What follows belongs to an exercise in optimizing a design on an open flow for small area, a short achievable clock period and few clock cycles per item; a production flow would make more cautious choices.
RTL that was checked went through simulation tests only; none was proved equivalent to the original.
Not every run is shown, and edits may drop behaviour that the tests do not exercise.
No functional check of the RTL was part of run 2.

Figure 1. A small window of the routed layout (run 1).
Window x 9 to 59, y 9 to 59 µm. Cells in gray, sequential cells in the stronger gray; small squares are vias.
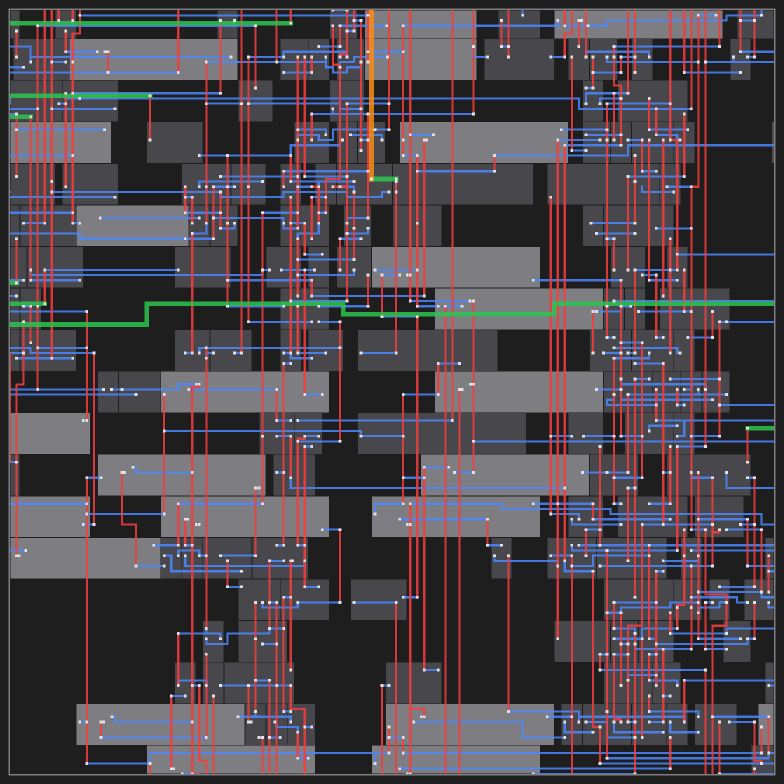
Figure 2. Track usage over the die (run 1).
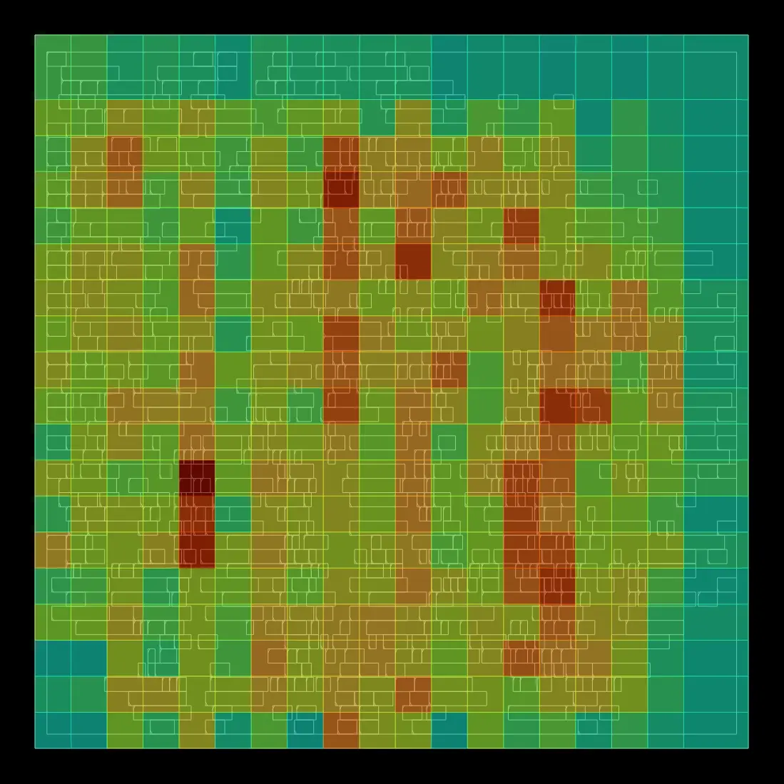
Figure 3. Where the registers sit (run 1).
Bar = 50 µm. Other sequential cells in the stronger gray, the rest of the logic in the fainter gray.
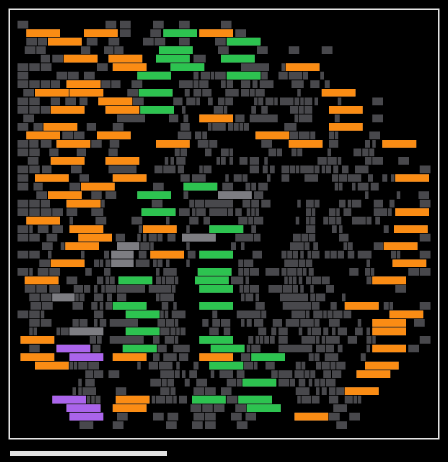
File: flow/config.mk
export PLATFORM = sky130hd
export DESIGN_NAME = Booth_v1
export DESIGN_NICKNAME = Booth_v1
export VERILOG_FILES = /design/flow/design.v
export SDC_FILE = /design/flow/constraint.sdc
export NUM_CORES = 4
export LEC_CHECK = 0
export CAP_MARGIN = 20
export CORE_MARGIN = 2
export CORE_UTILIZATION = 40
export SLEW_MARGIN = 20
File: flow/constraint.sdc
create_clock -name core_clock -period 5.0 [get_ports {clk}]
set_input_delay 1.0000 -clock core_clock [delete_from_list [all_inputs] [get_ports {clk}]]
set_output_delay 1.0000 -clock core_clock [all_outputs]
set_load 0.01 [all_outputs]
File: flow/design.v
`timescale 1ns / 1ps
module Booth_v1 #(parameter WIDTH=32)(clk, rst, start, multiplier, multiplicand, product, done);
    input clk, rst, start;                           
    input [WIDTH-1:0] multiplier, multiplicand;      
    output [2*WIDTH-1:0] product;                    
    output done;                                     
    reg [2*WIDTH-1:0] product;                       
    reg done;                                       
    reg [2:0] state;                                 
    reg [4:0] count;                                 
    reg [WIDTH:0] A;                                 
    reg [WIDTH-1:0] Q, M;                            
    reg Q_1;                                         
    parameter IDLE = 3'b000;                         
    parameter INITIALIZE = 3'b001;                   
    parameter OPERATION = 3'b010;                    
    parameter ADD = 3'b011;                          
    parameter SUBTRACT = 3'b100;                     
    parameter SHIFT_RIGHT = 3'b101;                  
    parameter DONE = 3'b110;                         
    always @( posedge clk)
        begin
            if (rst)
                begin
                    state = IDLE;
                    done = 0;
                end
            else
            case (state)  
            IDLE:
                if (start) state = INITIALIZE;
                else state = IDLE;
            INITIALIZE:
                begin
                    done = 0;
                    A = 0; 
                    Q_1 = 0;  
                    count = WIDTH[4:0];
                    M = multiplicand;
                    Q = multiplier;
                    state = OPERATION;
                end 
            OPERATION:
                begin 
                    case ({Q[0],Q_1})
                    2'b01: 
                        state = ADD;
                    2'b10: 
                        state = SUBTRACT;
                    2'b00,2'b11:
                        state = SHIFT_RIGHT;
                    endcase
                end 
            ADD: 
                begin
                    A = A + {M[WIDTH-1], M};
                    state = SHIFT_RIGHT;
                end
            SUBTRACT: 
                begin 
                    A = A - {M[WIDTH-1], M};
                    state = SHIFT_RIGHT;
                end
            SHIFT_RIGHT: 
                begin
                    {A,Q,Q_1} = {A[WIDTH],A,Q};   
                    count = count - 1;
                    if (count == 0) 
                        state = DONE; 
                    else
                       state= OPERATION;
                end
            DONE:
                if (start)
                    begin
                        done = 0;
                        state = INITIALIZE;
                    end
                else
                    done = 1;
            default: state = IDLE;
            endcase
            product = {A[WIDTH-1:0], Q};  
        end
endmodule 
File: flow/run.sh
#!/bin/bash
# synth_recipe.tcl (not shown) runs the flow's synth.tcl, then flattens the netlist and writes it again
# the make line also repeats each setting of config.mk as NAME=value (left out here)
make -C /OpenROAD-flow-scripts/flow DESIGN_CONFIG=/design/flow/config.mk WORK_HOME=/design/flow/orfs CLKGATE_MAP_FILE= SYNTH_SCRIPT=/design/flow/synth_recipe.tcl finish
==> impl_metrics.tcl, run 1 <==
set metrics [dict create \
    crit_cells 13 \
    crit_required_ns 5.10 \
    fin_tns_setup_ns 0 \
    synth.distinct_cells 68 \
    buf_share_pct 15.91 \
    multi_input_area_um2 3431 \
    stdcell_count 1013 \
    hold_depth 1 \
    synth_xor_area_share_pct 6.728 \
    n_tap_cell 225 \
    cts_hold_buf 0 \
    largest_reg_flops 63 \
    postRouteAntennaNets 0 \
    dominant_cells "multi-input gates" \
    cp-endpoint "product[61]$_DFFE_PP_" \
    die_h_um 136.6 \
    clock_skew_ns 0.01300 \
    syn-num-nets 799 \
    postCtsSetupRepairBufs 0 \
    multi_input_area_share_pct 39.58 \
    clock_area_share_pct 3.796 \
    async_flop_share_pct 0 \
    rsz0062_at_grt "false" \
    cts_tree "yes" \
    numSequentialCells 107 \
    status "no timing/DRC/antenna violations" \
    insertedDiodeCount 0 \
]
Testbench counts for the RTL of run 1, summed over its fixed seeds: cycles 199,231, items 2,400.
Back to the opening pictures, Figure 1:
Key: red = met2; orange = met4; green = met3; blue = met1
Netlist names of flops here include product (7), M (5), count (4). Sequential cells in the window: 20. Most frequent: nor2_1 (24), edfxtp_1 (17), inv_1 (10). 140 logic cells have their middle in the window.

Back to the opening pictures, Figure 2:
met3 GRT Util: 3.704%
global route hottest layer: met2
GR Util met1: 27.39%
WL/cell: 18.32 µm

Back to the opening pictures, Figure 3:
Key: green = M [sequential cells 32]; orange = product [sequential cells 63, where spread over the die]; purple = count [sequential cells 5, where lower left]
register area: 3173 µm²
register fraction of the total cell area: 36.61%

## Run 2: large edit since run 1, in outline
flow/design.v: 85 -> 2240 lines; modules unchanged: 0
  Booth_v1: edited, 84 -> 2228 lines
  Booth_fa: new, 6 lines
  Booth_ha: new, 6 lines
==> module Booth_ha as of run 2 <==
module Booth_ha(a, b, s, co);
    input a, b;
    output s, co;
    assign s = a ^ b;
    assign co = a & b;
endmodule
==> module Booth_fa as of run 2 <==
module Booth_fa(a, b, c, s, co);
    input a, b, c;
    output s, co;
    assign s = a ^ b ^ c;
    assign co = (a & b) | (a & c) | (b & c);
endmodule
==> flow/flow/run.sh (new file) <==
#!/bin/bash
# Standard layout with two changes:
# - the port buffers are sky130_fd_sc_hd__buf_2 instead of the delay buffer buffer_ports
#   picks by default;
# - synthesis is the standard flow's own script (synth_recipe.tcl, run unchanged), except that Yosys's abc
#   call reads flow/abc_area_noup.script: ORFS's area script without its upsize/dnsize steps,
#   so gate sizing is left to OpenROAD's repair steps, which see the placement.
# Full tool output goes to standard.log; ORFS's own logs are under orfs/logs.
set -euo pipefail
export BUFFER_PORTS_ARGS="-buffer_cell sky130_fd_sc_hd__buf_2"
export MY_ABC_SCRIPT="$PWD/flow/abc_area_noup.script"
{
  echo 'proc abc {args} {'
  echo '  set i [lsearch -exact $args -script]'
  echo '  if {$i >= 0} { lset args [expr {$i + 1}] $::env(MY_ABC_SCRIPT) }'
  echo '  yosys abc {*}$args'
  echo '}'
  cat synth_recipe.tcl
} > flow_synth.tcl
grep -q 'SYNTH_SCRIPT=[^ ]*synth_recipe.tcl' standard.sh
sed "s#SYNTH_SCRIPT=[^ ]*synth_recipe.tcl#SYNTH_SCRIPT=$PWD/flow_synth.tcl#" standard.sh > flow_standard.sh
bash flow_standard.sh > standard.log 2>&1
==> flow/flow/abc_area_noup.script (new file) <==
strash
dch
map -B 0.9
topo
stime -c
buffer -c
==> flow/standard.sh (new file) <==
#!/bin/bash
# synth_recipe.tcl (not shown) runs the flow's synth.tcl, then flattens the netlist and writes it again
# the make line also repeats each setting of config.mk as NAME=value (left out here)
make -C /OpenROAD-flow-scripts/flow DESIGN_CONFIG=/design/flow/config.mk WORK_HOME=/design/flow/orfs CLKGATE_MAP_FILE= SYNTH_SCRIPT=/design/flow/synth_recipe.tcl "${@:-finish}"
--- a/flow/config.mk
+++ b/flow/config.mk
@@ -6,6 +6,10 @@
 export NUM_CORES = 4
 export LEC_CHECK = 0
+export ABC_AREA = 1
 export CAP_MARGIN = 20
 export CORE_MARGIN = 2
-export CORE_UTILIZATION = 40
+export CORE_UTILIZATION = 50
+export PLACE_DENSITY = 0.8
+export SETUP_SLACK_MARGIN = 0.25
 export SLEW_MARGIN = 20
+export SYNTH_HIERARCHICAL = 1
removed: flow/run.sh
Figure 4. M2 wires (run 2).
Bar = 50 µm. Cells faint in the background.
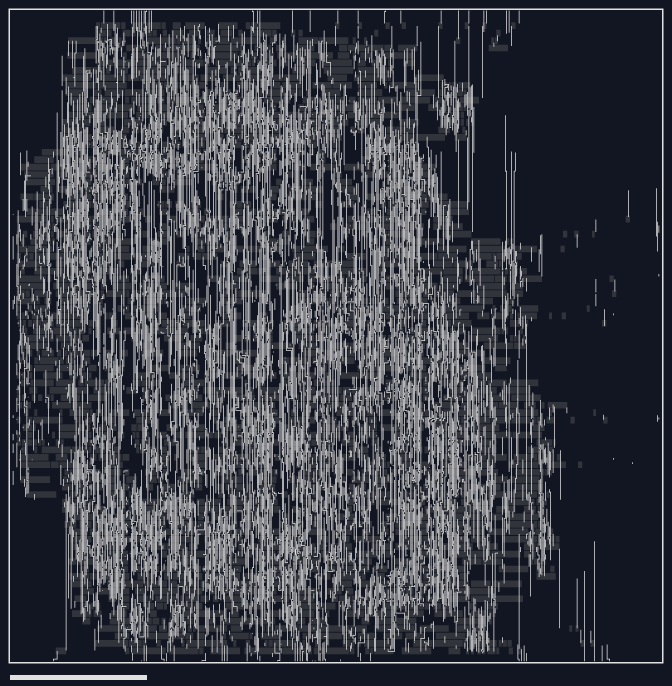
The longest straight run is 94.7 µm. The layer holds 45% of the routed length. The layer carries 37.2 mm of wire. The wires run mostly vertical. 2796 nets have wire on it.
DR vias: 20800
Post-Route WL: 82620 µm

Figure 5. A small window of the routed layout (run 2).
Window x 35 to 85, y 35 to 85 µm. Cells in gray, sequential cells in the stronger gray; small squares are vias.
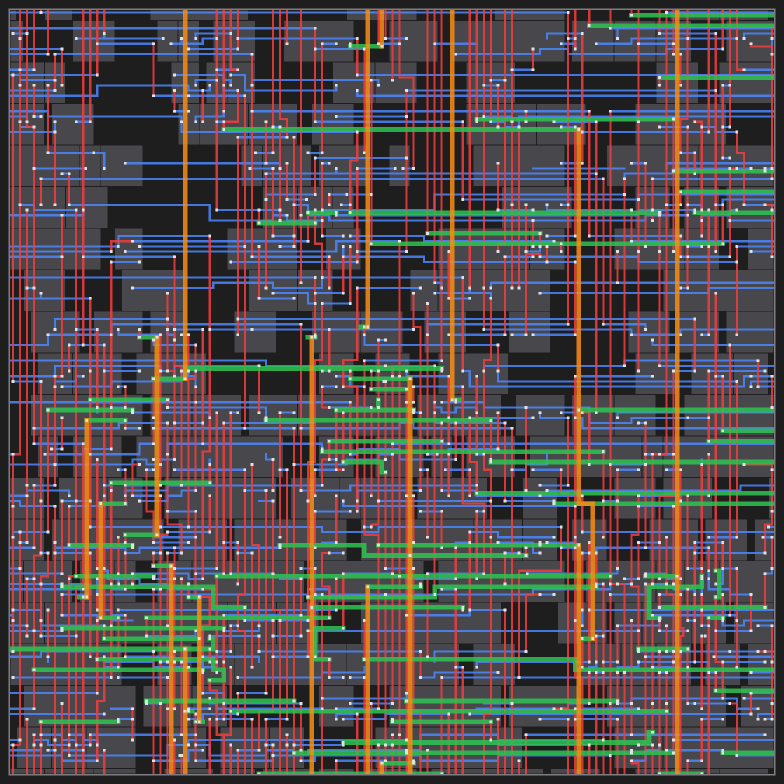
Key: blue = met1; green = met3; red = met2; orange = met4
181 logic cells have their middle in the window. Most frequent: o22ai_1 (41), xor2_1 (37), buf_4 (31). Sequential cells in the window: 0.

==> run 2 against run 1 <==
  * Still clean
  * Critical path depth is 4 lower
  * Utilization rose by 1.7 points
  * Fmax down 14%
  * Register-to-register slack gained 3.5 ns
  * Critical path type is now in2reg
  * Highest routed layer unchanged
==> impl_metrics.tcl, run 2 <==
set metrics [dict create \
    cp_cell_sequence "buf_2 -> buf_4 -> xor2_2 -> fa_1 -> fa_2 -> fa_2 -> fa_2 -> fa_1 -> fa_1" \
    hold_depth 2 \
    ys_seq_area_share_pct 12.22 \
    cp-endpoint "qb33$_DFFE_PP_" \
    insertedDiodeCount 1 \
    wl_met2_um 37210 \
    cts_tree "yes" \
    fin_tns_setup_ns 0 \
    crit_cells 9 \
    sh_seq_area_pct 11.95 \
    worst_slack_ns 0.2613 \
    syn_area_um2 27450 \
    seq_area_um2 3353 \
    io_pins 132 \
    syn-num-nets 3130 \
    setup_violations 0 \
    dp_hpwl_um 62640 \
    dominant_cells "multi-input gates" \
    postRouteAntennaNets 0 \
    synth.distinct_cells 28 \
    slew_violations 0 \
    async_flop_share_pct 0 \
    multi_input_area_um2 20000 \
    n_tap_cell 696 \
    ctsHtreeMaxLevel 3 \
    die_h_um 238.3 \
    rsz0062_at_grt "true" \
    clock_skew_ns 0 \
    status "no timing/DRC/antenna violations" \
    buf_share_pct 10.58 \
    dr_wl_met3_um 9089 \
    multi_input_area_share_pct 71.24 \
    stdcell_count 3283 \
    die_w_um 238.3 \
    gr-max-usage-layer "met2" \
    synth_xor_area_share_pct 16.82 \
    crit_required_ns 5.13 \
    place_worst_setup_slack_ns -0.2779 \
    grt_max_degree 83 \
    met1_usage_pct 39.20 \
    cts.clk_slew.worst_paths_ns 0.08 \
    postCtsSetupRepairBufs 0 \
    insertion_delay_ns 0.40 \
    wl_per_cell_um 25.16 \
    cts_hold_buf 0 \
    fmax_mhz 211.0 \
    cts.sinks 112 \
    numSequentialCells 112 \
    clkbuf_count 10 \
    clock_area_share_pct 0.9362 \
    use_met3_pct 6.478 \
    cp.buffers_inverters 2 \
]

==> what the ideal ports hide <==
No port has a modelled driver above. Below, the same layouts with a new extraction and two added sets of constraints.
Step 1: set_driving_cell puts a clkbuf_16 on clk and a buf_2 on each other input, an assumption about the parent block.
Step 2 moves the port delays by t, midway between the first and last clock arrival at a register: inputs arrive t later, outputs are due t later. That takes back most of the time a late clock gives input paths.
Three values: ideal, step 1, step 2; two values: the first two.
| run | t (ns) | setup slack, ns | worst setup path after step 2 | worst register clock-pin slew, ns | cell pins on the clock port's net |
|---|---|---|---|---|---|
| run 1 | 0.393 | 0.931 / 0.931 / 0.931 | register to register | 0.09 / 0.09 | 1 |
| run 2 | 0.460 | 0.261 / 0.257 / -0.202 | input to register | 0.08 / 0.08 | 1 |
With both steps, setup timing fails in run 2, where it was met with ideal ports. The setup slack of run 2, which loses most, moves by -0.004 ns with the drivers and by -0.463 ns with both steps.
